This design comes from an exercise in tuning for small area, a short achievable clock period and few clock cycles on the open sky130 flow, not from production work.
Function was checked by simulation only, so behaviour that the tests miss may differ from the original.
Not every run is shown, and edits may drop behaviour that the tests do not exercise.

==> flow/design.v <==
module fibonacci (
    input  logic        clk_i,
    input  logic        rst_ni,
    input  logic        start_i,
    input  logic [31:0] n_i,
    output logic [31:0] result_o,
    output logic        busy_o
);
    logic [31:0] counter, counter_next;
    logic [31:0] a, a_next;
    logic [31:0] result_next;
    typedef enum logic {
        IDLE,
        CALC
    } state_t;
    state_t state, next_state;
    always_ff @(posedge clk_i or negedge rst_ni) begin
        if (!rst_ni) begin
            state     <= IDLE;
            counter   <= 32'd0;
            a         <= 32'd0;
            result_o  <= 32'd0;
        end else begin
            state     <= next_state;
            counter   <= counter_next;
            a         <= a_next;
            result_o  <= result_next;
        end
    end
    always_comb begin
        next_state   = state;
        counter_next = counter;
        a_next       = a;
        result_next  = result_o;
        case (state)
            IDLE: begin
                if (start_i) begin
                    counter_next = 32'd2;
                    a_next       = 32'd0;
                    result_next  = 32'd1;
                    next_state   = CALC;
                    if (n_i < 32'd2) begin
                        result_next = n_i;
                    end
                end
            end
            CALC: begin
                result_next  = a + result_o;
                a_next       = result_o;
                counter_next = counter + 1;
                if (counter >= n_i) begin
                    next_state = IDLE;
                end
            end
            default: begin
                next_state = IDLE;
            end
        endcase
    end
    assign busy_o = (state == CALC);
endmodule
==> flow/run.sh <==
#!/bin/bash
# synth_recipe.tcl (not shown) runs the flow's synth.tcl, then flattens the netlist and writes it again
# the make line also repeats each setting of config.mk as NAME=value (left out here)
make -C /OpenROAD-flow-scripts/flow DESIGN_CONFIG=/design/flow/config.mk WORK_HOME=/design/flow/orfs CLKGATE_MAP_FILE= SYNTH_SCRIPT=/design/flow/synth_recipe.tcl finish
==> flow/config.mk <==
export PLATFORM = sky130hd
export DESIGN_NAME = fibonacci
export DESIGN_NICKNAME = fibonacci
export VERILOG_FILES = /design/flow/design.v
export SDC_FILE = /design/flow/constraint.sdc
export NUM_CORES = 4
export LEC_CHECK = 0
export CAP_MARGIN = 20
export CORE_MARGIN = 2
export CORE_UTILIZATION = 40
export SLEW_MARGIN = 20
==> flow/constraint.sdc <==
create_clock -name core_clock -period 5.0 [get_ports {clk_i}]
set_input_delay 1.0000 -clock core_clock [delete_from_list [all_inputs] [get_ports {clk_i}]]
set_output_delay 1.0000 -clock core_clock [all_outputs]
set_load 0.01 [all_outputs]
### Met1 routing, run 1

Drawn at 4 px/um.
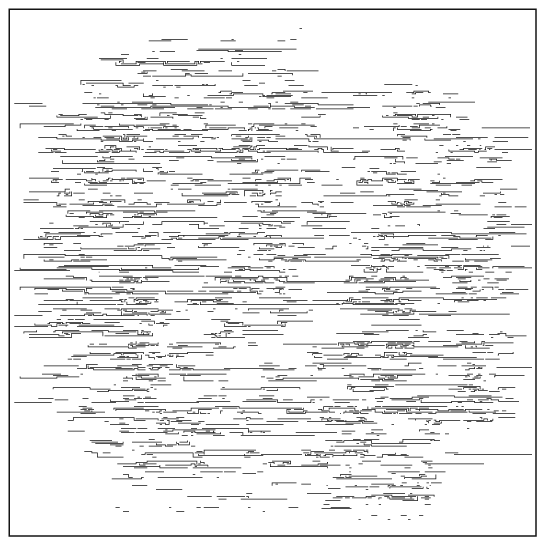
The layer carries 7,620 um of wire. The wires run mostly horizontal. The layer holds 47% of the routed length. 794 nets have wire on it. The longest straight run is 35.0 um.
Routed WL: 16.1 mm
detailed-route via count: 5,524
met1 track utilization from global routing: 25.5%

### The metal 2 layer, run 1

Drawn at 3 px/um.
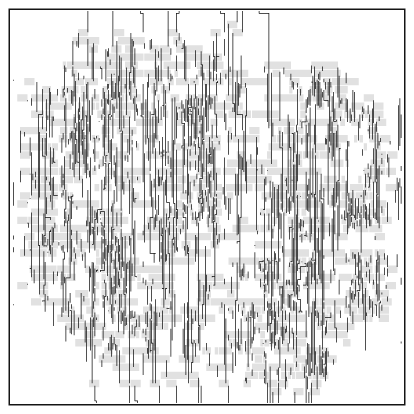
The wires run mostly vertical. The longest straight run is 48.6 um. 723 nets have wire on it. The layer carries 7,660 um of wire. The layer holds 47% of the routed length.
met2 usage: 32.0%

### M3 wires, run 1

Drawn at 4 px/um.
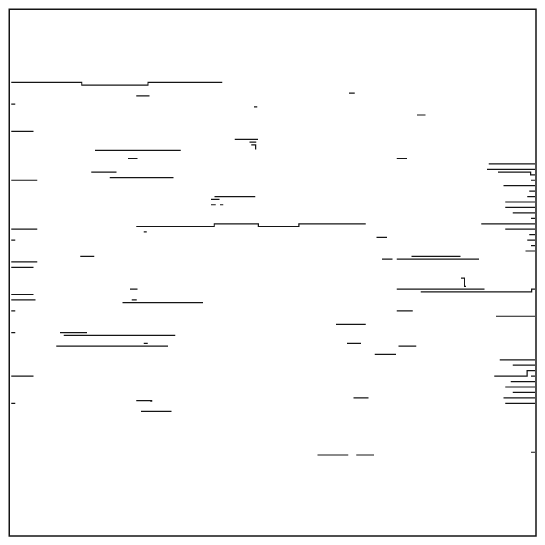
71 nets have wire on it. The wires run mostly horizontal.
met3 global-route usage: 2.55%

### M4 wires, run 1

Drawn at 4 px/um.
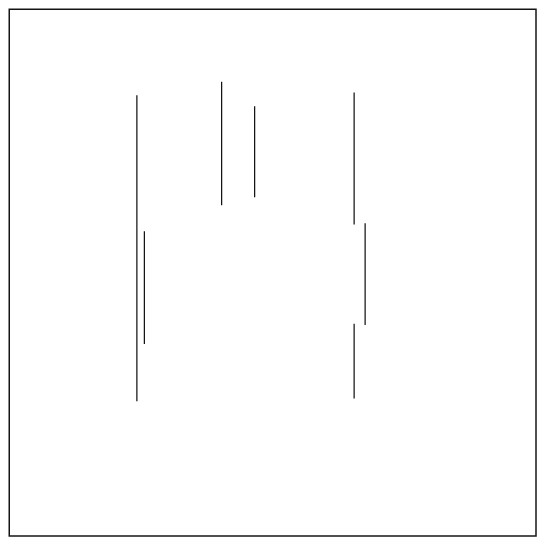
The layer holds 1.5% of the routed length. The wires run mostly vertical. The longest straight run is 76.2 um. 4 nets have wire on it.

==> run 1: final timing paths <==
check | start | end | slack (ns) | cells after the start
max | result_o[0] | result_o[30] | 1.87 | 10
min | a[27] | a[27] | 0.50 | 1
max reg2reg | result_o[0] | result_o[30] | 1.87 | 10
min reg2reg | a[27] | a[27] | 0.50 | 1
max in group asynchronous | rst_ni | state | 3.25 | 2
min in group asynchronous | rst_ni | counter[9] | 0.73 | 1
==> run 1: cells by family after synthesis <==
logic type	after synthesis	synth area share, %
simple gates	224	17.3
compound gates	213	22.9
flops	97	37.4
buf+inv	77	4.69
fa+ha+maj	65	12.7
xor+xnor	27	3.65
mux	9	1.41
==> run 1: sequential cells by signal, indices dropped and copies added, names as in the netlist <==
register  cells
result_o     32
counter      32
a            32
state         1
==> run 1: area by class of cell <==
| class | instances | area [um2] | area share [%] |
|---|---|---|---|
| inverters | 43 | 161 | 2.12 |
| flip-flops and latches | 97 | 2430 | 31.9 |
| well taps | 216 | 270 | 3.55 |
| clock buffers | 13 | 260 | 3.42 |
| multi-input cells | 538 | 3750 | 49.4 |
| clock inverters | 3 | 15.0 | 0.197 |
| repair buffers | 73 | 713 | 9.38 |
==> run 1: cells in the final DEF (no fill, tap or decap), types with 12 or more instances in the layout <==
| cell | Yosys | layout |
|---|---|---|
| sky130_fd_sc_hd__nand4_1 | 20 | 20 |
| sky130_fd_sc_hd__ha_1 | 64 | 64 |
| sky130_fd_sc_hd__nor2_1 | 28 | 27 |
| sky130_fd_sc_hd__a22o_1 | 34 | 34 |
| sky130_fd_sc_hd__and3_1 | 12 | 12 |
| sky130_fd_sc_hd__inv_1 | 43 | 42 |
| sky130_fd_sc_hd__xnor2_1 | 13 | 13 |
| sky130_fd_sc_hd__nand2_1 | 79 | 79 |
| sky130_fd_sc_hd__xor2_1 | 14 | 14 |
| sky130_fd_sc_hd__o21ai_0 | 41 | 41 |
| sky130_fd_sc_hd__a21oi_1 | 32 | 32 |
| sky130_fd_sc_hd__dfrtp_1 | 97 | 96 |
| sky130_fd_sc_hd__clkdlybuf4s50_1 | 0 | 66 |
| sky130_fd_sc_hd__a21o_1 | 22 | 22 |
| sky130_fd_sc_hd__o22ai_1 | 16 | 16 |
| sky130_fd_sc_hd__nand3_1 | 33 | 33 |
==> run 1: metal layers <==
layer | track usage [%] | part of all wire, % | up-vias
li1 | - | - | 2740
met1 | 25.5 | 47 | 2645
met2 | 32.0 | 47 | 122
met3 | 2.55 | 3.9 | 17
met4 | 5.92 | 1.4 | 0
met5 | 0 | 0 | -
==> run 1: per-stage QoR <==
stage | hold WS (ns) | util [%] | worst slack (ns) | instances | cell area [um2]
floorplan | 0.456 | - | 2.26 | 712 | 6480
global placement | 0.487 | 46.1 | 1.55 | 967 | 7330
detailed placement | 0.488 | 46.1 | 1.55 | 967 | 7330
CTS | 0.509 | 47.9 | 1.87 | 983 | 7600
global route | 0.522 | 47.9 | 1.68 | 983 | 7600
finish | 0.503 | 47.9 | 1.87 | 983 | 7600
==> run 1: worst max-delay path, delay by kind of cell, from the launching register on <==
kind | cells | cell delay (ns)
adder cells (fa/ha/maj) | 2 | 0.66
AO/OA/AOI/OAI | 6 | 1.66
AND/OR/NAND/NOR | 2 | 0.24
flip-flops | 1 | 0.43
==> run notes, run 1 <==
The run finished with no timing, DRC or antenna violations. Data on the critical path arrives at its endpoint at 3.35 ns. The height of the die is 131 um, and the ratio of cells with drive above 1 in the final layout is 5.48%.

In the synthesized netlist the dominant register cell turns out to be sky130_fd_sc_hd__dfrtp_1. The maximum fanout encountered on the critical timing path is 4. Clock tree root driver cell: sky130_fd_sc_hd__clkbuf_16. For the global-route congestion overflow total, the log shows 0.

In the routed layout, each cell is associated on average with a via count of 5.62. Counting every net in the synthesized netlist gives 812. Entering global routing, the biggest net connects 67 pins.

The core region is 15,900 um2. The logs give 2 for the maximum buffer depth of the clock tree and 5 for the length of the first detailed-routing pass in iterations. For the final sum of negative setup slack, the log shows 0 ns.

By count the netlist is led by sky130_fd_sc_hd__dfrtp_1 (97), sky130_fd_sc_hd__nand2_1 (79), sky130_fd_sc_hd__ha_1 (64), sky130_fd_sc_hd__inv_1 (43), sky130_fd_sc_hd__o21ai_0 (41). In this run the mean area of a mapped cell was 9.10 um2. Walking the worst path, the cells encountered are ha_1 > fa_1 > a21oi_1 > o211ai_1 > a211oi_2 > o2111ai_1 > a311oi_2 > o21a_1 > nor4_1 > nand3b_1.

The worst path uses 62.6% of the clock period. In this run, synthesis inferred 0 flip-flops with an integrated enable. For this run, design rule violations remaining after detail routing come to 0. The post-synth design cell area came out at 6480 um2. The layout has 1,527 filler cells. In this run the count of I/O pins placed on the die edge is 68.

The starting utilization of the core area was 40.8%. For the initial antenna violation count, the log shows 0. The highest cell delay on the worst timing path works out to 0.43 ns. Setup violations remaining at the end of the flow were counted as 0. The run gives 46.4% as the relative slew slack. Counting flops with an async set or reset pin after synthesis yields a share of 100%. For the half-perimeter wire length of the detailed placement result, the log shows 11.5 mm. Once detail routing completed, the nets flagged for antenna violations numbered 0. After clock tree synthesis, the clock-pin slew on the worst setup and hold paths is 0.06 ns. TritonCTS created 9 clock buffers. Yosys instantiated no cell more often than sky130_fd_sc_hd__dfrtp_1. The biggest area contributor in the post-synthesis netlist is sky130_fd_sc_hd__dfrtp_1. The tools report the clock latency on the worst-skew pair as 0.36 ns.

The worst setup path is captured at a flop. The count of inserted antenna diode cells was 0; the number of nets in the final layout was 862. Setup repair after global routing left no endpoint under its margin. The die covers 17,200 um2. For the count of buffers added by post-CTS timing repair for setup, the log shows 0. The run gives 5,449 as the via count of the first global-routing pass. The maximum level of the CTS H-tree was 3; the worst-case clock skew was 0.0101 ns. The hold-fix buffer count after cts is 0. After clock tree synthesis, the repair step resized 0 gates.

The logs give 37.4% for the post-synthesis sequential area ratio and 0 for the number of hold-slack violations in the final timing report. Across the run, the number of max-cap violations was 0. The worst setup path is launched from a flop. Routability-driven placement finished with a final weighted congestion of 0.852. The die is 131 um wide.

The area added between synthesis and finish works out to 17.3%. The floorplan has 46 rows. At the pin with the least slew margin, the transition time is 0.804 ns. The category of the most critical setup path was reg2reg.

Yosys attributes the largest share of cell area to sky130_fd_sc_hd__dfrtp_1 (37%), sky130_fd_sc_hd__ha_1 (12%), sky130_fd_sc_hd__a22o_1 (4.6%), sky130_fd_sc_hd__nand2_1 (4.6%), sky130_fd_sc_hd__o21ai_0 (3.2%). In this run, the number of DRC markers left after iteration 0 of detailed routing was 375. Global routing used 19.0% of the available tracks. The number of clock sinks is 97.

TritonCTS built the clock tree. Counting distinct cell types in the post-synthesis netlist gives 62. The instance count of the mapped netlist is 712, and the number of max-slew violations in the final report is 0. The worst hold path belongs to the class reg2reg. After synthesis the netlist holds a flip-flop and latch count of 97. Post-layout minimum cycle time: 3.13 ns.

The tools report the maximum frequency from static timing analysis as 320 MHz. The slowest stage of the critical path is the sky130_fd_sc_hd__dfrtp_1 cell. The routed length per instance is 16.4 um. Port buffer count: 67.

The tools report the first-pass GRT wire length as 27.2 mm. The Yosys warning count is 1, and the critical path required time is 5.23 ns. In this run the biggest area consumer among cell types represents 37.4% of the synthesized area.
Testbench counts for the RTL of run 1, summed over its fixed seeds: cycles 261,695.
### Routing congestion, run 1

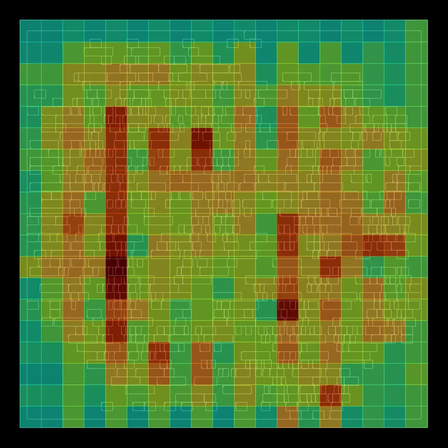

## Run 2: large edit since run 1, in outline
flow/design.v: 61 -> 1046 lines; modules unchanged: 0
  fibonacci: edited, 61 -> 1046 lines
### Routing congestion, run 2

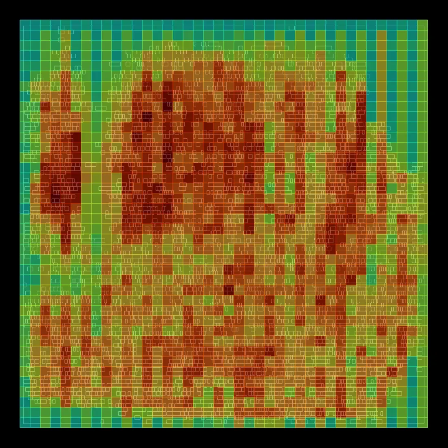
met2 usage: 53.1%
met1 track utilization from global routing: 44.1%

==> run notes, run 2 <==
Endpoint type of the worst setup path: a flop. For the final database, setup skew stands at 0.0219 ns.

For this run, the leading register cell type out of synthesis is sky130_fd_sc_hd__edfxtp_1. The die covers 76,200 um2. The floorplan step set the die width to 276 um. The most common cell in the synthesized netlist is sky130_fd_sc_hd__nand2_1.

The run gives 5.09 ns as the signal arrival time at the worst endpoint. Yosys warning count: 1. The tools report the critical path launch point type as a primary input. The final number of setup-violating endpoints is 0. The length of the first detailed-routing pass in iterations was 19. After clock tree synthesis, the clock-pin slew on the worst setup and hold paths is 0.08 ns.

Clock tree synthesis selected as its root buffer the cell sky130_fd_sc_hd__clkbuf_16. The worst path uses 96.5% of the clock period. The logs give 2 for the initial antenna violation count and 207 MHz for the maximum frequency from static timing analysis. The number of hold-slack violations in the final timing report was 0; the number of synthesized register bits was 196. The count of unique library cells instantiated by Yosys was 99.

Leaving out fill and tap cells, the most frequent cell in the layout is sky130_fd_sc_hd__buf_4. The maximum fanout encountered on the critical timing path was 8. For this block, the initial DRC count from the detailed router was 3,693. For this run, asynchronously set or reset flops after synthesis account for 16.8%. The final RePlAce weighted congestion is 1.03, and the number of nets in the final layout is 4,460. Summed over all layers, the global routing overflow is 0.

Once placement finished, the instance area stood at 34,000 um2. Dividing the detail-routed wire length by the instance count gives 26.3 um. TritonCTS built the clock tree. After floorplanning, the core was divided into 99 placement rows. CTS built an H-tree with a depth of 4. Including well taps, the total number of placed cells is 4,936. The minimum setup slack in the final design came out at 0.174 ns.

The overall track demand over capacity in global routing is 33.5%. The slew at the pin with the worst max-slew slack is 1.06 ns, and the height of the die is 276 um. The post-route cell area was 34,500 um2; the number of enable-type register cells in the synthesized netlist was 101.

The area growth from synthesis to layout is 16.7%. The logs give 0 for the max-capacitance violation count and 196 for the number of clock sinks. Setup repair after global routing left no endpoint under its margin. At the placement stage, the worst setup path has a slack of -0.311 ns. Once detailed placement completed, the half-perimeter wirelength came to 105 mm.

The clock reaches the later pin of the worst-skew pair after 0.52 ns. The tools report the count of placed standard cells in the final layout, fillers left out as 4,969. By count the netlist is led by sky130_fd_sc_hd__nand2_1 (376), sky130_fd_sc_hd__inv_1 (359), sky130_fd_sc_hd__a21oi_1 (276), sky130_fd_sc_hd__and2_1 (246), sky130_fd_sc_hd__nor2_1 (239). Via count of the first global-routing pass: 29.2k.

The region available for standard cell placement spans 73,100 um2. The mean post-synth cell area is 7.93 um2, and the post-synth design cell area is 29,600 um2. The flow ran to the end and the layout has no timing, DRC or antenna violations. Measured on the finished design, the core utilization comes to 47.2%. Entering global routing, the biggest net connects 95 pins. The total CTS buffers is 17. After detailed routing, the number of remaining DRC violations is 0.

The number of I/O pins came out at 68. Sequential elements use 17.2% of the synthesized area. The worst setup path is of the in2reg kind.

The via-per-instance ratio works out to 6.13. Synthesis produced 3,730 cells. The tools report the residual antenna-violating net count after detailed routing as 0.
Testbench counts for the RTL of run 2, summed over its fixed seeds: cycles 5,312.
### Met1 routing, run 2

Drawn at 2 px/um.
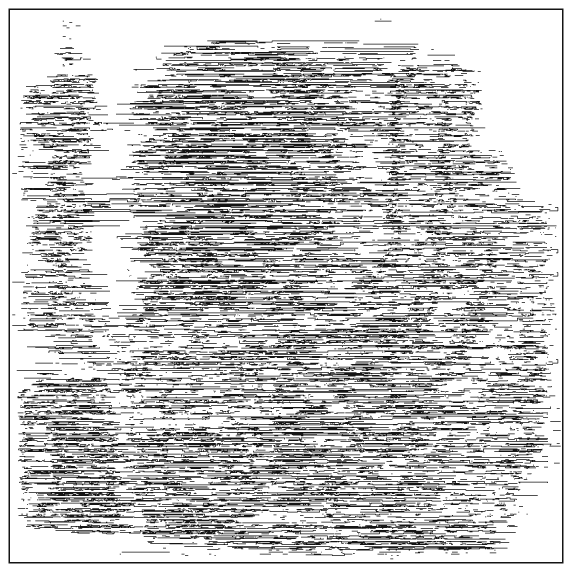
The wires run mostly horizontal. The layer holds 41% of the routed length. 4,181 nets have wire on it. The layer carries 53.5 mm of wire. The longest straight run is 78.2 um.
detailed-route via count: 30.5k
Routed WL: 131 mm

==> run 2: changes by cell type in the layout (fill, tap and decap cells not counted), moves of 78 or more <==
cell | previous run | this run
sky130_fd_sc_hd__xnor2_1 | 13 | 91
sky130_fd_sc_hd__edfxtp_1 | 0 | 101
sky130_fd_sc_hd__nor2_1 | 27 | 239
sky130_fd_sc_hd__o21ai_0 | 41 | 212
sky130_fd_sc_hd__ha_1 | 64 | 200
sky130_fd_sc_hd__a21oi_1 | 32 | 275
sky130_fd_sc_hd__inv_1 | 42 | 359
sky130_fd_sc_hd__buf_4 | 7 | 412
sky130_fd_sc_hd__fa_1 | 1 | 228
sky130_fd_sc_hd__nand2_1 | 79 | 375
sky130_fd_sc_hd__and2_1 | 7 | 246
==> run 2: final cells by class <==
type | instances | area [um2]
antenna | 1 | 2.50
sequential | 196 | 5100
tap | 959 | 1200
fill | 7365 | 38600
timing repair buffer | 497 | 4100
multi-input combinational | 2919 | 22200
inverter | 365 | 1370
clock inverter | 13 | 136
clock buffer | 19 | 433
==> run 2: through the flow <==
step	hold slack [ns]	TNS, ns
after floorplan	0.498	0
after global placement	0.527	-2.18
after detailed placement	0.541	-3.17
after CTS	0.564	0
after global routing	0.577	0
final	0.572	0
==> run 2: cells by family (layout without fill, tap and decap cells) <==
| group | after synthesis | in the layout | share of synthesized area [%] |
|---|---|---|---|
| AO/OA/AOI/OAI | 1106 | 1106 | 24.3 |
| other | 0 | 1 | 0 |
| multiplexers | 59 | 59 | 2.51 |
| AND/OR/NAND/NOR | 1185 | 1185 | 19.9 |
| XOR/XNOR | 139 | 139 | 4.11 |
| flip-flops | 196 | 196 | 17.2 |
| adder cells (fa/ha/maj) | 430 | 430 | 24.0 |
| buffers and inverters | 615 | 894 | 8.05 |
==> run 2: layer usage <==
| layer | wire length, um | track usage [%] | part of all wire [%] | vias up |
|---|---|---|---|---|
| met4 | 5930 | 13.9 | 4.5 | 2 |
| li1 | - | - | - | 13600 |
| met3 | 12200 | 7.44 | 9.3 | 289 |
| met1 | 53500 | 44.1 | 41 | 15000 |
| met5 | 13 | 0 | 0.010 | - |
| met2 | 59000 | 53.1 | 45 | 1531 |
==> run 2: path summary, 6_finish.rpt <==
check | start | to | slack [ns] | cells after the start
min | ph_q[0] | ph_q[0] | 0.57 | 1
min in group asynchronous | rst_ni | result_o[29] | 0.62 | 1
min reg2reg | ph_q[0] | ph_q[0] | 0.57 | 1
max | n_i[31] | r2_q[7] | 0.17 | 17
max reg2reg | ph_q[0] | r2_q[31] | 0.20 | 15
max in group asynchronous | rst_ni | result_o[18] | 3.77 | 1
==> run 2: timing repair <==
item	4_1_cts	5_1_grt
setup buffers	0	0
gates resized for setup	0	1
hold buffers	0	0
setup endpoints to repair	0	1
==> run 2: critical path, delay by kind of cell <==
family | cells | cell delay [ns]
compound gates | 1 | 0.58
fa+ha+maj | 1 | 0.28
buf+inv | 6 | 1.34
simple gates | 9 | 1.86
### M3 wires, run 2

Drawn at 2 px/um.
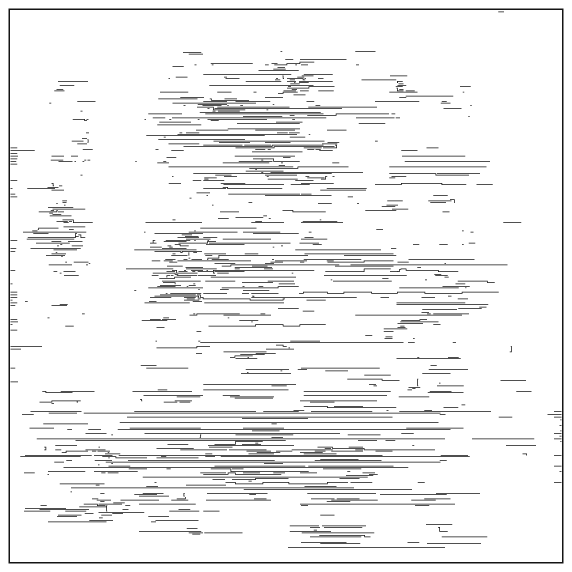

--- run 3 (diff from run 2) ---
--- a/flow/design.v
+++ b/flow/design.v
@@ -6,7 +6,7 @@
     output logic [31:0] result_o,
     output logic        busy_o
 );
-    localparam int T = 5;
+    localparam int T = 6;
     localparam int W = T + 1;
     logic        busy_q;
     logic [1:0]  ph_q;
@@ -33,108 +33,204 @@
     logic [31:0] tab_small;
     always_comb begin
         case (n_i[W-1:0])
-            6'd0: tab_small = 32'd0;
-            6'd1: tab_small = 32'd1;
-            6'd2: tab_small = 32'd1;
-            6'd3: tab_small = 32'd2;
-            6'd4: tab_small = 32'd3;
-            6'd5: tab_small = 32'd5;
-            6'd6: tab_small = 32'd8;
-            6'd7: tab_small = 32'd13;
-            6'd8: tab_small = 32'd21;
-            6'd9: tab_small = 32'd34;
-            6'd10: tab_small = 32'd55;
-            6'd11: tab_small = 32'd89;
-            6'd12: tab_small = 32'd144;
-            6'd13: tab_small = 32'd233;
-            6'd14: tab_small = 32'd377;
-            6'd15: tab_small = 32'd610;
-            6'd16: tab_small = 32'd987;
-            6'd17: tab_small = 32'd1597;
-            6'd18: tab_small = 32'd2584;
-            6'd19: tab_small = 32'd4181;
-            6'd20: tab_small = 32'd6765;
-            6'd21: tab_small = 32'd10946;
-            6'd22: tab_small = 32'd17711;
-            6'd23: tab_small = 32'd28657;
-            6'd24: tab_small = 32'd46368;
-            6'd25: tab_small = 32'd75025;
-            6'd26: tab_small = 32'd121393;
-            6'd27: tab_small = 32'd196418;
-            6'd28: tab_small = 32'd317811;
-            6'd29: tab_small = 32'd514229;
-            6'd30: tab_small = 32'd832040;
-            6'd31: tab_small = 32'd1346269;
-            6'd32: tab_small = 32'd2178309;
-            6'd33: tab_small = 32'd3524578;
-            6'd34: tab_small = 32'd5702887;
-            6'd35: tab_small = 32'd9227465;
-            6'd36: tab_small = 32'd14930352;
-            6'd37: tab_small = 32'd24157817;
-            6'd38: tab_small = 32'd39088169;
-            6'd39: tab_small = 32'd63245986;
-            6'd40: tab_small = 32'd102334155;
-            6'd41: tab_small = 32'd165580141;
-            6'd42: tab_small = 32'd267914296;
-            6'd43: tab_small = 32'd433494437;
-            6'd44: tab_small = 32'd701408733;
-            6'd45: tab_small = 32'd1134903170;
-            6'd46: tab_small = 32'd1836311903;
-            6'd47: tab_small = 32'd2971215073;
-            6'd48: tab_small = 32'd512559680;
-            6'd49: tab_small = 32'd3483774753;
-            6'd50: tab_small = 32'd3996334433;
-            6'd51: tab_small = 32'd3185141890;
-            6'd52: tab_small = 32'd2886509027;
-            6'd53: tab_small = 32'd1776683621;
-            6'd54: tab_small = 32'd368225352;
-            6'd55: tab_small = 32'd2144908973;
-            6'd56: tab_small = 32'd2513134325;
-            6'd57: tab_small = 32'd363076002;
-            6'd58: tab_small = 32'd2876210327;
-            6'd59: tab_small = 32'd3239286329;
-            6'd60: tab_small = 32'd1820529360;
-            6'd61: tab_small = 32'd764848393;
-            6'd62: tab_small = 32'd2585377753;
-            6'd63: tab_small = 32'd3350226146;
+            7'd0: tab_small = 32'd0;
+            7'd1: tab_small = 32'd1;
+            7'd2: tab_small = 32'd1;
+            7'd3: tab_small = 32'd2;
+            7'd4: tab_small = 32'd3;
+            7'd5: tab_small = 32'd5;
+            7'd6: tab_small = 32'd8;
+            7'd7: tab_small = 32'd13;
+            7'd8: tab_small = 32'd21;
+            7'd9: tab_small = 32'd34;
+            7'd10: tab_small = 32'd55;
+            7'd11: tab_small = 32'd89;
+            7'd12: tab_small = 32'd144;
+            7'd13: tab_small = 32'd233;
+            7'd14: tab_small = 32'd377;
+            7'd15: tab_small = 32'd610;
+            7'd16: tab_small = 32'd987;
+            7'd17: tab_small = 32'd1597;
+            7'd18: tab_small = 32'd2584;
+            7'd19: tab_small = 32'd4181;
+            7'd20: tab_small = 32'd6765;
+            7'd21: tab_small = 32'd10946;
+            7'd22: tab_small = 32'd17711;
+            7'd23: tab_small = 32'd28657;
+            7'd24: tab_small = 32'd46368;
+            7'd25: tab_small = 32'd75025;
+            7'd26: tab_small = 32'd121393;
+            7'd27: tab_small = 32'd196418;
+            7'd28: tab_small = 32'd317811;
+            7'd29: tab_small = 32'd514229;
+            7'd30: tab_small = 32'd832040;
+            7'd31: tab_small = 32'd1346269;
+            7'd32: tab_small = 32'd2178309;
+            7'd33: tab_small = 32'd3524578;
+            7'd34: tab_small = 32'd5702887;
+            7'd35: tab_small = 32'd9227465;
+            7'd36: tab_small = 32'd14930352;
+            7'd37: tab_small = 32'd24157817;
+            7'd38: tab_small = 32'd39088169;
+            7'd39: tab_small = 32'd63245986;
+            7'd40: tab_small = 32'd102334155;
+            7'd41: tab_small = 32'd165580141;
+            7'd42: tab_small = 32'd267914296;
+            7'd43: tab_small = 32'd433494437;
+            7'd44: tab_small = 32'd701408733;
+            7'd45: tab_small = 32'd1134903170;
+            7'd46: tab_small = 32'd1836311903;
+            7'd47: tab_small = 32'd2971215073;
+            7'd48: tab_small = 32'd512559680;
+            7'd49: tab_small = 32'd3483774753;
+            7'd50: tab_small = 32'd3996334433;
+            7'd51: tab_small = 32'd3185141890;
+            7'd52: tab_small = 32'd2886509027;
+            7'd53: tab_small = 32'd1776683621;
+            7'd54: tab_small = 32'd368225352;
+            7'd55: tab_small = 32'd2144908973;
+            7'd56: tab_small = 32'd2513134325;
+            7'd57: tab_small = 32'd363076002;
+            7'd58: tab_small = 32'd2876210327;
+            7'd59: tab_small = 32'd3239286329;
+            7'd60: tab_small = 32'd1820529360;
+            7'd61: tab_small = 32'd764848393;
+            7'd62: tab_small = 32'd2585377753;
+            7'd63: tab_small = 32'd3350226146;
+            7'd64: tab_small = 32'd1640636603;
+            7'd65: tab_small = 32'd695895453;
+            7'd66: tab_small = 32'd2336532056;
+            7'd67: tab_small = 32'd3032427509;
+            7'd68: tab_small = 32'd1073992269;
+            7'd69: tab_small = 32'd4106419778;
+            7'd70: tab_small = 32'd885444751;
+            7'd71: tab_small = 32'd696897233;
+            7'd72: tab_small = 32'd1582341984;
+            7'd73: tab_small = 32'd2279239217;
+            7'd74: tab_small = 32'd3861581201;
+            7'd75: tab_small = 32'd1845853122;
+            7'd76: tab_small = 32'd1412467027;
+            7'd77: tab_small = 32'd3258320149;
+            7'd78: tab_small = 32'd375819880;
+            7'd79: tab_small = 32'd3634140029;
+            7'd80: tab_small = 32'd4009959909;
+            7'd81: tab_small = 32'd3349132642;
+            7'd82: tab_small = 32'd3064125255;
+            7'd83: tab_small = 32'd2118290601;
+            7'd84: tab_small = 32'd887448560;
+            7'd85: tab_small = 32'd3005739161;
+            7'd86: tab_small = 32'd3893187721;
+            7'd87: tab_small = 32'd2603959586;
+            7'd88: tab_small = 32'd2202180011;
+            7'd89: tab_small = 32'd511172301;
+            7'd90: tab_small = 32'd2713352312;
+            7'd91: tab_small = 32'd3224524613;
+            7'd92: tab_small = 32'd1642909629;
+            7'd93: tab_small = 32'd572466946;
+            7'd94: tab_small = 32'd2215376575;
+            7'd95: tab_small = 32'd2787843521;
+            7'd96: tab_small = 32'd708252800;
+            7'd97: tab_small = 32'd3496096321;
+            7'd98: tab_small = 32'd4204349121;
+            7'd99: tab_small = 32'd3405478146;
+            7'd100: tab_small = 32'd3314859971;
+            7'd101: tab_small = 32'd2425370821;
+            7'd102: tab_small = 32'd1445263496;
+            7'd103: tab_small = 32'd3870634317;
+            7'd104: tab_small = 32'd1020930517;
+            7'd105: tab_small = 32'd596597538;
+            7'd106: tab_small = 32'd1617528055;
+            7'd107: tab_small = 32'd2214125593;
+            7'd108: tab_small = 32'd3831653648;
+            7'd109: tab_small = 32'd1750811945;
+            7'd110: tab_small = 32'd1287498297;
+            7'd111: tab_small = 32'd3038310242;
+            7'd112: tab_small = 32'd30841243;
+            7'd113: tab_small = 32'd3069151485;
+            7'd114: tab_small = 32'd3099992728;
+            7'd115: tab_small = 32'd1874176917;
+            7'd116: tab_small = 32'd679202349;
+            7'd117: tab_small = 32'd2553379266;
+            7'd118: tab_small = 32'd3232581615;
+            7'd119: tab_small = 32'd1490993585;
+            7'd120: tab_small = 32'd428607904;
+            7'd121: tab_small = 32'd1919601489;
+            7'd122: tab_small = 32'd2348209393;
+            7'd123: tab_small = 32'd4267810882;
+            7'd124: tab_small = 32'd2321052979;
+            7'd125: tab_small = 32'd2293896565;
+            7'd126: tab_small = 32'd319982248;
+            7'd127: tab_small = 32'd2613878813;
             default: tab_small = 32'd0;
         endcase
     end
     logic [95:0] tab_big;
     always_comb begin
         case (wnd)
-            5'd0: tab_big = {32'd1604658052, 32'd3386204697, 32'd4258988745};
-            5'd1: tab_big = {32'd1427769457, 32'd1604658052, 32'd3386204697};
-            5'd2: tab_big = {32'd2678650321, 32'd1427769457, 32'd1604658052};
-            5'd3: tab_big = {32'd2313214208, 32'd2678650321, 32'd1427769457};
-            5'd4: tab_big = {32'd4260992305, 32'd2313214208, 32'd2678650321};
-            5'd5: tab_big = {32'd1879828113, 32'd4260992305, 32'd2313214208};
-            5'd6: tab_big = {32'd1378492036, 32'd1879828113, 32'd4260992305};
-            5'd7: tab_big = {32'd2255647993, 32'd1378492036, 32'd1879828113};
-            5'd8: tab_big = {32'd1093484649, 32'd2255647993, 32'd1378492036};
-            5'd9: tab_big = {32'd1024805952, 32'd1093484649, 32'd2255647993};
-            5'd10: tab_big = {32'd1980933209, 32'd1024805952, 32'd1093484649};
-            5'd11: tab_big = {32'd623026377, 32'd1980933209, 32'd1024805952};
-            5'd12: tab_big = {32'd4183113220, 32'd623026377, 32'd1980933209};
-            5'd13: tab_big = {32'd3336378689, 32'd4183113220, 32'd623026377};
-            5'd14: tab_big = {32'd1531055553, 32'd3336378689, 32'd4183113220};
-            5'd15: tab_big = {32'd1256787968, 32'd1531055553, 32'd3336378689};
-            5'd16: tab_big = {32'd2239308353, 32'd1256787968, 32'd1531055553};
-            5'd17: tab_big = {32'd1166169793, 32'd2239308353, 32'd1256787968};
-            5'd18: tab_big = {32'd1259201028, 32'd1166169793, 32'd2239308353};
-            5'd19: tab_big = {32'd2611433289, 32'd1259201028, 32'd1166169793};
-            5'd20: tab_big = {32'd2280131545, 32'd2611433289, 32'd1259201028};
-            5'd21: tab_big = {32'd4228961344, 32'd2280131545, 32'd2611433289};
-            5'd22: tab_big = {32'd1816817897, 32'd4228961344, 32'd2280131545};
-            5'd23: tab_big = {32'd1221492345, 32'd1816817897, 32'd4228961344};
-            5'd24: tab_big = {32'd1847659140, 32'd1221492345, 32'd1816817897};
-            5'd25: tab_big = {32'd26517777, 32'd1847659140, 32'd1221492345};
-            5'd26: tab_big = {32'd2526861489, 32'd26517777, 32'd1847659140};
-            5'd27: tab_big = {32'd3259099392, 32'd2526861489, 32'd26517777};
-            5'd28: tab_big = {32'd2955469393, 32'd3259099392, 32'd2526861489};
-            5'd29: tab_big = {32'd1312341489, 32'd2955469393, 32'd3259099392};
-            5'd30: tab_big = {32'd981555076, 32'd1312341489, 32'd2955469393};
-            5'd31: tab_big = {32'd1632323737, 32'd981555076, 32'd1312341489};
+            6'd0: tab_big = {32'd3915416137, 32'd1632323737, 32'd981555076};
+            6'd1: tab_big = {32'd1523990080, 32'd3915416137, 32'd1632323737};
+            6'd2: tab_big = {32'd656554105, 32'd1523990080, 32'd3915416137};
+            6'd3: tab_big = {32'd445672233, 32'd656554105, 32'd1523990080};
+            6'd4: tab_big = {32'd680462596, 32'd445672233, 32'd656554105};
+            6'd5: tab_big = {32'd1595715553, 32'd680462596, 32'd445672233};
+            6'd6: tab_big = {32'd4106684065, 32'd1595715553, 32'd680462596};
+            6'd7: tab_big = {32'd2134402048, 32'd4106684065, 32'd1595715553};
+            6'd8: tab_big = {32'd2296522081, 32'd2134402048, 32'd4106684065};
+            6'd9: tab_big = {32'd460196897, 32'd2296522081, 32'd2134402048};
+            6'd10: tab_big = {32'd3379035908, 32'd460196897, 32'd2296522081};
+            6'd11: tab_big = {32'd1086976233, 32'd3379035908, 32'd460196897};
+            6'd12: tab_big = {32'd4176860089, 32'd1086976233, 32'd3379035908};
+            6'd13: tab_big = {32'd2853669440, 32'd4176860089, 32'd1086976233};
+            6'd14: tab_big = {32'd89180937, 32'd2853669440, 32'd4176860089};
+            6'd15: tab_big = {32'd1708840665, 32'd89180937, 32'd2853669440};
+            6'd16: tab_big = {32'd742373764, 32'd1708840665, 32'd89180937};
+            6'd17: tab_big = {32'd518280625, 32'd742373764, 32'd1708840665};
+            6'd18: tab_big = {32'd812468113, 32'd518280625, 32'd742373764};
+            6'd19: tab_big = {32'd1919123712, 32'd812468113, 32'd518280625};
+            6'd20: tab_big = {32'd649935729, 32'd1919123712, 32'd812468113};
+            6'd21: tab_big = {32'd30683473, 32'd649935729, 32'd1919123712};
+            6'd22: tab_big = {32'd3737081988, 32'd30683473, 32'd649935729};
+            6'd23: tab_big = {32'd2590627897, 32'd3737081988, 32'd30683473};
+            6'd24: tab_big = {32'd4034801705, 32'd2590627897, 32'd3737081988};
+            6'd25: tab_big = {32'd923842624, 32'd4034801705, 32'd2590627897};
+            6'd26: tab_big = {32'd3031693465, 32'd923842624, 32'd4034801705};
+            6'd27: tab_big = {32'd3876270473, 32'd3031693465, 32'd923842624};
+            6'd28: tab_big = {32'd7183364, 32'd3876270473, 32'd3031693465};
+            6'd29: tab_big = {32'd440246913, 32'd7183364, 32'd3876270473};
+            6'd30: tab_big = {32'd1313557377, 32'd440246913, 32'd7183364};
+            6'd31: tab_big = {32'd3500425216, 32'd1313557377, 32'd440246913};
+            6'd32: tab_big = {32'd597783681, 32'd3500425216, 32'd1313557377};
+            6'd33: tab_big = {32'd2587893121, 32'd597783681, 32'd3500425216};
+            6'd34: tab_big = {32'd2870928388, 32'd2587893121, 32'd597783681};
+            6'd35: tab_big = {32'd1729924745, 32'd2870928388, 32'd2587893121};
+            6'd36: tab_big = {32'd2318845849, 32'd1729924745, 32'd2870928388};
+            6'd37: tab_big = {32'd931645504, 32'd2318845849, 32'd1729924745};
+            6'd38: tab_big = {32'd476090665, 32'd931645504, 32'd2318845849};
+            6'd39: tab_big = {32'd496626489, 32'd476090665, 32'd931645504};
+            6'd40: tab_big = {32'd1013788804, 32'd496626489, 32'd476090665};
+            6'd41: tab_big = {32'd2544739921, 32'd1013788804, 32'd496626489};
+            6'd42: tab_big = {32'd2325463665, 32'd2544739921, 32'd1013788804};
+            6'd43: tab_big = {32'd136683776, 32'd2325463665, 32'd2544739921};
+            6'd44: tab_big = {32'd2379554961, 32'd136683776, 32'd2325463665};
+            6'd45: tab_big = {32'd2707013809, 32'd2379554961, 32'd136683776};
+            6'd46: tab_big = {32'd1446519172, 32'd2707013809, 32'd2379554961};
+            6'd47: tab_big = {32'd1632543705, 32'd1446519172, 32'd2707013809};
+            6'd48: tab_big = {32'd3451111945, 32'd1632543705, 32'd1446519172};
+            6'd49: tab_big = {32'd130857536, 32'd3451111945, 32'd1632543705};
+            6'd50: tab_big = {32'd1236427961, 32'd130857536, 32'd3451111945};
+            6'd51: tab_big = {32'd3578426345, 32'd1236427961, 32'd130857536};
+            6'd52: tab_big = {32'd908916484, 32'd3578426345, 32'd1236427961};
+            6'd53: tab_big = {32'd3443290401, 32'd908916484, 32'd3578426345};
+            6'd54: tab_big = {32'd831020129, 32'd3443290401, 32'd908916484};
+            6'd55: tab_big = {32'd3344737280, 32'd831020129, 32'd3443290401};
+            6'd56: tab_big = {32'd613257121, 32'd3344737280, 32'd831020129};
+            6'd57: tab_big = {32'd2790001377, 32'd613257121, 32'd3344737280};
+            6'd58: tab_big = {32'd3461779716, 32'd2790001377, 32'd613257121};
+            6'd59: tab_big = {32'd3300370473, 32'd3461779716, 32'd2790001377};
+            6'd60: tab_big = {32'd2144364409, 32'd3300370473, 32'd3461779716};
+            6'd61: tab_big = {32'd3132722752, 32'd2144364409, 32'd3300370473};
+            6'd62: tab_big = {32'd2958836553, 32'd3132722752, 32'd2144364409};
+            6'd63: tab_big = {32'd1448819609, 32'd2958836553, 32'd3132722752};
             default: tab_big = 96'd0;
         endcase
     end
--- a/flow/config.mk
+++ b/flow/config.mk
@@ -9,3 +9,4 @@
 export CORE_MARGIN = 2
 export CORE_UTILIZATION = 40
 export SLEW_MARGIN = 20
+export SYNTH_MEMORY_MAX_BITS = 65536
### M3 wires, run 3

Drawn at 2 px/um.
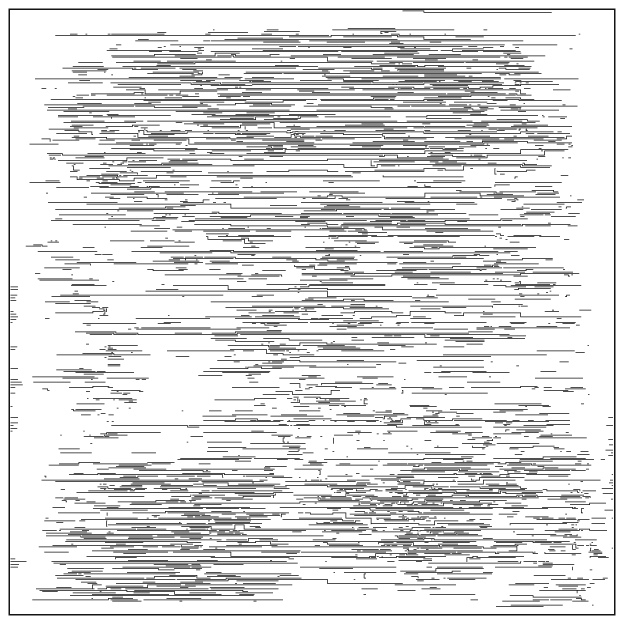
The wires run mostly horizontal. The layer holds 16% of the routed length. The layer carries 36.9 mm of wire. The longest straight run is 167 um.
Routed WL: 235 mm
met3 global-route usage: 21.4%

==> run notes, run 3 <==
The flow ran to the end, but the layout failed its checks. Measured against its own limit, the worst slew margin works out to 26.2%. The post-layout minimum cycle time is 5.04 ns. The die covers 91,200 um2. The number of hold-slack violations in the final timing report was 0. The via count of the first global-routing pass came out at 44.0k. In the final design database the tool counted 5,964 nets. The filler cells instantiated in the layout total 8,318. Area inside the core boundary: 88,200 um2.

For the starting utilization of the core area, the log shows 40.3%. The wire-length estimate of the detail-placed layout is 188 mm. The tools report the clock latency on the worst-skew pair as 0.55 ns. The leading cell type in the layout, fill and taps excluded is sky130_fd_sc_hd__buf_4. The critical path starts at n_i[21]. Pin placement for this block handled 68 I/O pins. The slew at the pin with the worst max-slew slack was 1.10 ns.

The residual antenna-violating net count after detailed routing is 0. Yosys instantiated no cell more often than sky130_fd_sc_hd__nand2_1. The number of enable-type register cells in the synthesized netlist came out at 101. STA classifies the critical path endpoint as a flop.

The first global-routing pass estimated 327 mm of wire. The tools report the number of max-slew violations in the final report as 0. The clock arrives with 0.0318 ns of skew. Instance count of the mapped netlist: 4,753.

Before antenna repair, the detailed router went through 9 iterations. The checks that failed were setup timing. The cell area that synthesis handed to floorplanning was 35,500 um2. Source of the worst register-to-register timing path: ph_q[0].

In the synthesized netlist the async set-or-reset flop fraction comes to 16.8%. Setup repair after global routing left no endpoint under its margin. In this run, post-CTS hold repair placed 0 buffers. The run gives 1 as the Yosys warning count. Class of the tightest hold or removal check: reg2reg.

The initial antenna violation count was 17. After synthesis the netlist holds a flip-flop and latch count of 196. Max-cap violations in this run came to 0. The overall track demand over capacity in global routing was 50.5%; the final number of setup-violating endpoints was 1.

The clock tree root driver cell was sky130_fd_sc_hd__clkbuf_16. The maximum fanout encountered on the critical timing path works out to 22. The share of the synthesized area in the top cell type is 12.8%, and the number of design rule violations left after detail routing is 0. The startpoint identified for the worst hold timing path is ph_q[0]. The post-route clock period utilization was 101%. The clock passes through at most 2 buffers. Counting distinct cell types in the post-synthesis netlist gives 98. After clock tree synthesis, the clock-pin slew on the worst setup and hold paths is 0.09 ns. Of the cells placed in the final design, the portion with a size suffix greater than 1 is 22.2%. Sorting the synthesized cells by how often they occur yields sky130_fd_sc_hd__nand2_1 (470), sky130_fd_sc_hd__o21ai_0 (380), sky130_fd_sc_hd__inv_1 (363), sky130_fd_sc_hd__a21oi_1 (349), sky130_fd_sc_hd__nor2_1 (324).

The number of placement rows is 109. Timing analysis after detailed placement gives a worst setup slack of -0.801 ns. Timing would allow up to 198 MHz.

The tools report the minimum setup slack in the final design as -0.0416 ns.

The area added between synthesis and finish is 28.7%, and the register area is 5100 um2. The signal arrival time at the worst endpoint is 5.46 ns. The post-synthesis sequential area ratio is 14.4%, and the largest net degree at the start of global routing is 175. For the global-route congestion overflow total, the log shows 0. Multi-input combinational cell area: 27,500 um2.

Counting the buffers created by CTS gives 17. Mean post-synth cell area: 7.48 um2. The congestion estimate from routability-driven global placement came to 1.14. For the critical path required time, the log shows 5.41 ns.
Testbench counts for the RTL of run 3, summed over its fixed seeds: cycles 3,473.
### The metal 2 layer, run 3

Drawn at 1 px/um.
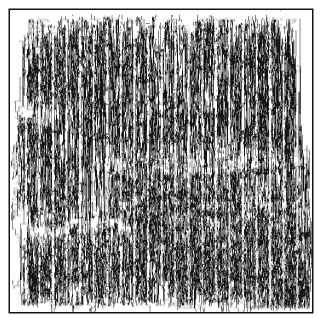
The wires run mostly vertical. The layer carries 91.3 mm of wire. 5,102 nets have wire on it. The layer holds 39% of the routed length. The longest straight run is 107 um.
met2 usage: 70.0%
detailed-route via count: 46.0k

[run 3: cell types whose count changed after synthesis, sizes merged, moves of 62 or more]
cell / previous run / this run
o21ai: 280 / 390
nand2: 376 / 474
nor2: 242 / 328
nand3: 60 / 144
clkbuf: 180 / 263
a21oi: 277 / 354
buf: 70 / 132
[run 3: routing by layer]
metal / up-vias / track usage, % / part of all wire (%)
li1: 18800 / - / -
met1: 22100 / 64.5 / 38
met2: 4127 / 70.0 / 39
met3: 1010 / 21.4 / 16
met4: 16 / 30.7 / 7.9
met5: - / 0 / 0.043
[run 3: cell type report]
class / instances / share of cell area (%)
multi-input combinational: 3790 / 60.2
timing repair buffer: 1135 / 20.9
sequential: 196 / 11.2
tap: 1165 / 3.19
inverter: 372 / 3.07
clock buffer: 17 / 0.930
clock inverter: 15 / 0.495
antenna: 9 / 0.0493
[run 3: per-stage QoR]
stage	util [%]	instance area [um2]	hold WS, ns	TNS, ns
detailed placement	51.0	45000	0.555	-35.67
global route	51.8	45700	0.601	0
global placement	50.9	45000	0.520	-36.87
CTS	51.7	45600	0.575	0
floorplan	-	35500	0.499	-0.00135
finish	51.8	45700	0.592	-0.0416
[run 3: what timing repair did]
action	4_1_cts	5_1_grt
hold endpoints to repair	0	0
setup endpoints to repair	3	69
buffers inserted	0	1
pin swaps	0	2
resized for setup	3	15
[run 3: path summary, 6_finish.rpt]
kind	end	slack, ns	cells after the start
hold reg to reg	ph_q[0]	0.59	1
min in group asynchronous	result_o[9]	0.62	1
setup / recovery	c0_q[30]	-0.04	18
hold / removal	ph_q[0]	0.59	1
setup reg to reg	r2_q[18]	0.23	18
max in group asynchronous	result_o[25]	3.74	1
[run 3: kinds of logic (layout without fill, tap and decap cells)]
group                    Yosys count  after routing  synth area share (%)
adder cells (fa/ha/maj)          417            417                  19.5
multiplexers                      77             77                  2.72
AND/OR/NAND/NOR                 1561           1561                  21.6
AO/OA/AOI/OAI                   1591           1591                  29.7
XOR/XNOR                         144            144                  3.55
flip-flops                       196            196                  14.4
other                              0              9                     0
buffers and inverters            767           1539                  8.65
[run 3: worst max-delay path: stages]
cell and delay [ns]:
sky130_fd_sc_hd__clkdlybuf4s50_1 0.50, sky130_fd_sc_hd__or4_1 0.23, sky130_fd_sc_hd__buf_4 0.19, sky130_fd_sc_hd__nor4_2 0.05
sky130_fd_sc_hd__buf_4 0.15, sky130_fd_sc_hd__a32oi_1 0.41, sky130_fd_sc_hd__o211ai_1 0.17, sky130_fd_sc_hd__buf_4 0.19
sky130_fd_sc_hd__or3_4 0.42, sky130_fd_sc_hd__buf_12 0.16, sky130_fd_sc_hd__inv_4 0.21, sky130_fd_sc_hd__buf_12 0.25
sky130_fd_sc_hd__nand2_2 0.10, sky130_fd_sc_hd__nor2_1 0.28, sky130_fd_sc_hd__nor2_1 0.21, sky130_fd_sc_hd__o311ai_1 0.54
sky130_fd_sc_hd__buf_4 0.24, sky130_fd_sc_hd__o31ai_1 0.09
### M4 wires, run 3

Drawn at 2 px/um.
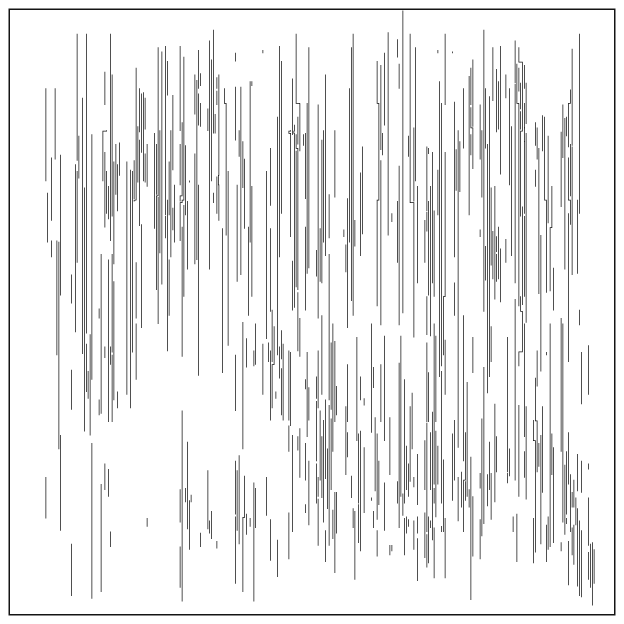

## Run 4: large edit since run 3, in outline
flow/design.v: 1142 -> 1229 lines; modules unchanged: 0
  fibonacci: edited, 1142 -> 1229 lines
--- a/flow/config.mk
+++ b/flow/config.mk
@@ -6,4 +6,5 @@
 export NUM_CORES = 4
 export LEC_CHECK = 0
+export ABC_AREA = 1
 export CAP_MARGIN = 20
 export CORE_MARGIN = 2
### M4 wires, run 4

Drawn at 2 px/um.
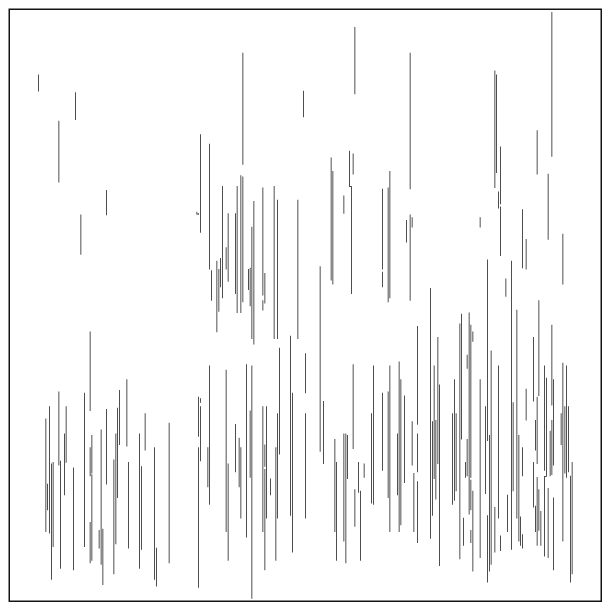
The layer carries 8,670 um of wire. 182 nets have wire on it.
Routed WL: 184 mm
detailed-route via count: 41.2k

==> run notes, run 4 <==
After detailed routing, the number of vias per cell comes to 5.87. In this run the horizontal extent of the chip is 295 um. The run gives 1 as the Yosys warning count. Walking the worst path, the cells encountered are clkinv_1 > buf_12 > nor2_1 > fa_1 > ha_1 > a21oi_1 > o21ai_0 > buf_4 > and2_1 > o21ai_0 > nand3_1 > nand2_1 > nand3_1 > nand3_1 > nand2_1 > nand3_1 > nand2_1 > nand2_1 > nand2_1. Number of max-slew violations in the final report: 0.

The tools report the global-route congestion overflow total as 0. The initial utilization of the core area, before any placement, comes to 40.5%. Relative to the synthesized area, the layout overhead comes to 19.7%. Share of the synthesized area in the top cell type: 18.1%.

In this run the most critical hold path is launched from cnt_q[0]. Of the synthesized area, sequential elements account for 16.2%. After clock tree synthesis, the clock-pin slew on the worst setup and hold paths is 0.07 ns.

Entering global routing, the biggest net connects 61 pins. The post-synth design cell area is 33,900 um2. The first detailed-routing pass took 6 iterations.

After the last flow step, the layout net total stands at 6,296. The count of cells along the worst hold path is 1. The tools report the maximum frequency from static timing analysis as 207 MHz. The run gives 5,881 as the synthesized netlist net count.

For this block, the initial DRC count from the detailed router was 5,808. Summing all non-filler instances in the final layout gives an area of 40,600 um2. Setup repair after global routing left no endpoint under its margin. The ratio of cells with drive above 1 in the final layout is 12.2%, and the total CTS buffers is 23.

In this run, synthesis inferred 105 flip-flops with an integrated enable. After legalization and detailed placement, the total HPWL measured 148 mm. Logic depth of the worst register-to-register path: 19. Number of design rule violations left after detail routing: 0. The number of hold-slack violations in the final timing report came out at 0. The run gives 1 as the maximum level of the CTS H-tree. The logs give 0.17 ns for the worst reg-to-reg setup slack and 5.43 ns for the critical path required time. Counting instances in the post-synthesis netlist gives the leading cell types as sky130_fd_sc_hd__nand2_1 (1,638), sky130_fd_sc_hd__inv_1 (756), sky130_fd_sc_hd__nand3_1 (657), sky130_fd_sc_hd__nor2_1 (431), sky130_fd_sc_hd__o21ai_0 (308). The logs give 3 for the maximum buffer depth of the clock tree and 0 for the hold-fix buffer count after cts.

After synthesis, the cell types taking the most area are sky130_fd_sc_hd__nand2_1 (18%), sky130_fd_sc_hd__fa_1 (13%), sky130_fd_sc_hd__nand3_1 (9.7%), sky130_fd_sc_hd__edfxtp_1 (9.3%), sky130_fd_sc_hd__inv_1 (8.4%). The clock reaches the later pin of the worst-skew pair after 0.55 ns. The worst setup path is captured at a flop. The area inside the core boundary is 83,800 um2, and the number of placement rows is 106.

Clock tree synthesis selected as its root buffer the cell sky130_fd_sc_hd__clkbuf_16. Most frequent cell after synthesis: sky130_fd_sc_hd__nand2_1. The tools report the worst setup path startpoint as p3_q. The number of synthesized register bits works out to 211.

The worst-case clock skew came out at 0.0183 ns. The most common flop cell mapped by yosys was sky130_fd_sc_hd__edfxtp_1. For the share of the core filled with cells, the log shows 48.5%. Path length in cells of the critical path: 19. The tools report the overall track demand over capacity in global routing as 41.4%. The post-layout minimum cycle time works out to 4.83 ns. For the instance count of the mapped netlist, the log shows 5,441. For the number of I/O pins, the log shows 68. Counting distinct cell types in the post-synthesis netlist gives 59.

The category of the most critical setup path is reg2reg. TritonCTS built the clock tree. Leaving out fill and tap cells, the most frequent cells in the layout are sky130_fd_sc_hd__nand2_1 (1,631), sky130_fd_sc_hd__inv_1 (754), sky130_fd_sc_hd__nand3_1 (657), sky130_fd_sc_hd__buf_4 (571), sky130_fd_sc_hd__nor2_1 (424). The run gives 1.11 as the final RePlAce weighted congestion. The leading cell type in the layout, fill and taps excluded is sky130_fd_sc_hd__nand2_1. For this design, the slowest cell found on the critical path is sky130_fd_sc_hd__dfrtp_1. The first global-routing pass estimated 265 mm of wire. The worst path uses 96.7% of the clock period.

The flow ran to the end and the layout has no timing, DRC or antenna violations. The die outline area was 87,200 um2; the count of buffers added by post-CTS timing repair for setup was 0. For the via count of the first global-routing pass, the log shows 38.2k. The async set or reset register ratio after synthesis came out at 19.4%.

Initial antenna violation count: 2. The cell family with the largest share of critical-path delay is simple AND/OR/NAND/NOR gates. The cell that appears most often on the critical path is sky130_fd_sc_hd__nand2_1. The mean post-synth cell area was 6.24 um2. The endpoint identified for the worst register-to-register timing path is result_o[25].

Across the run, the number of max-cap violations was 0. The number of buffer and inverter stages on the critical path works out to 3. The tools report the hold-critical path endpoint as cnt_q[0]. On the worst path, the slowest cell contributes a delay of 0.69 ns. The standard cell area after detailed placement is 39,800 um2. STA puts the critical path data arrival time at 5.26 ns. After clock tree synthesis, the repair step resized 0 gates. At the pin with the least slew margin, the transition time is 1.13 ns.

The class of the tightest hold or removal check is reg2reg. Headroom to the max-slew limit came out at 24.5%. The startpoint identified for the worst register-to-register timing path is p3_q. Input and output buffers added on the ports amount to 67. Along the worst path, the maximum fanout reaches 34.

The critical path launch point type is a flop. Dividing the detail-routed wire length by the instance count gives 26.3 um. Summed over all instances, the cell type with the most area after synthesis is sky130_fd_sc_hd__nand2_1.

The count of nets left with antenna violations once routing finished came out at 0. The hold slack was 0.536 ns; the height of the die was 295 um. Setup violations remaining at the end of the flow were counted as 0.

For this design, the sink count on the clock tree is 211.
Testbench counts for the RTL of run 4, summed over its fixed seeds: cycles 3,280.
### Met1 routing, run 4

Drawn at 2 px/um.
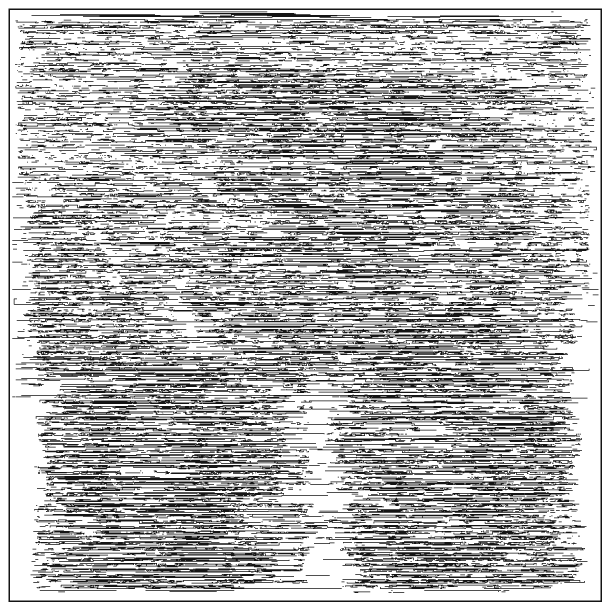
The layer carries 79.2 mm of wire. The wires run mostly horizontal. The layer holds 43% of the routed length.
met1 track utilization from global routing: 60.4%

run 4: worst max-delay path by stage:
stage,end,slack [ns]
2_1_floorplan,result_o[7],0.29
3_5_place_dp,x_q[7],-0.35
4_1_cts,x_q[7],0.23
3_3_place_gp,x_q[7],-0.27
6_report,result_o[25],0.17
5_1_grt,result_o[27],0.02
run 4: metrics by stage:
stage	setup WS [ns]	setup TNS (ns)	instances
final	0.165	0	7008
after global routing	0.0154	0	7006
after CTS	0.228	0	7006
after detailed placement	-0.348	-5.85	6965
after global placement	-0.271	-3.97	6965
after floorplan	0.292	0	5441
run 4: cell families (layout without fill, tap and decap cells):
group | count (synthesis) | after routing | synth area share [%]
fa+ha+maj | 405 | 405 | 20.0
buf+inv | 1050 | 1481 | 12.1
compound gates | 773 | 773 | 13.2
xor+xnor | 84 | 84 | 2.17
other cells | 0 | 2 | 0
simple gates | 2918 | 2918 | 36.4
flops | 211 | 211 | 16.2
run 4: routing by layer:
metal  GRT usage, %  part of all wire (%)  routed length (um)  up-vias
met3           9.78                    12               22700      429
met5              0                     0                   0        -
li1               -                     -                   -    18400
met1           60.4                    43               79200    19600
met4           16.0                   4.7                8670        0
met2           58.5                    40               73800     2693
run 4: layout make-up:
cell class / instances / area [um2]
clock inverter: 9 / 81.3
sequential: 211 / 5490
fill: 8986 / 43200
multi-input combinational: 4180 / 24400
tap: 1134 / 1420
timing repair buffer: 669 / 5570
inverter: 771 / 2890
antenna: 2 / 5.00
clock buffer: 32 / 723

[afterwards: timing with drivers on the ports]
The flow's constraints put no driver on any port. The routed layouts listed below were extracted and timed again, unchanged, in two steps. Step 1 sets driving cells, clkbuf_16 on the clock port and buf_2 on the other inputs (assumed; they add their load-dependent delay and slew). Step 2 also shifts input and output timing later by t, the mid clock arrival at the registers, as if the neighbouring blocks saw the same clock. Three values: no drivers, after step 1, after step 2; two values: the first two.
run | t, ns | slack for setup (ns) | clock arrival spread, ns | worst data-port slew with drivers (ns)
run 1 | 0.387 | 1.872 / 1.872 / 1.516 | 0.011 / 0.011 | 0.04
run 2 | 0.571 | 0.174 / 0.203 / -0.355 | 0.022 / 0.022 | 0.03
run 3 | 0.604 | -0.042 / 0.002 / -0.602 | 0.032 / 0.032 | 0.05
run 4 | 0.599 | 0.165 / 0.165 / -0.311 | 0.018 / 0.019 | 0.05
Met with ideal ports but missed after step 2: setup timing in run 2 and run 4. The setup slack of run 3, which loses most, moves by +0.044 ns with the drivers and by -0.560 ns with both steps.
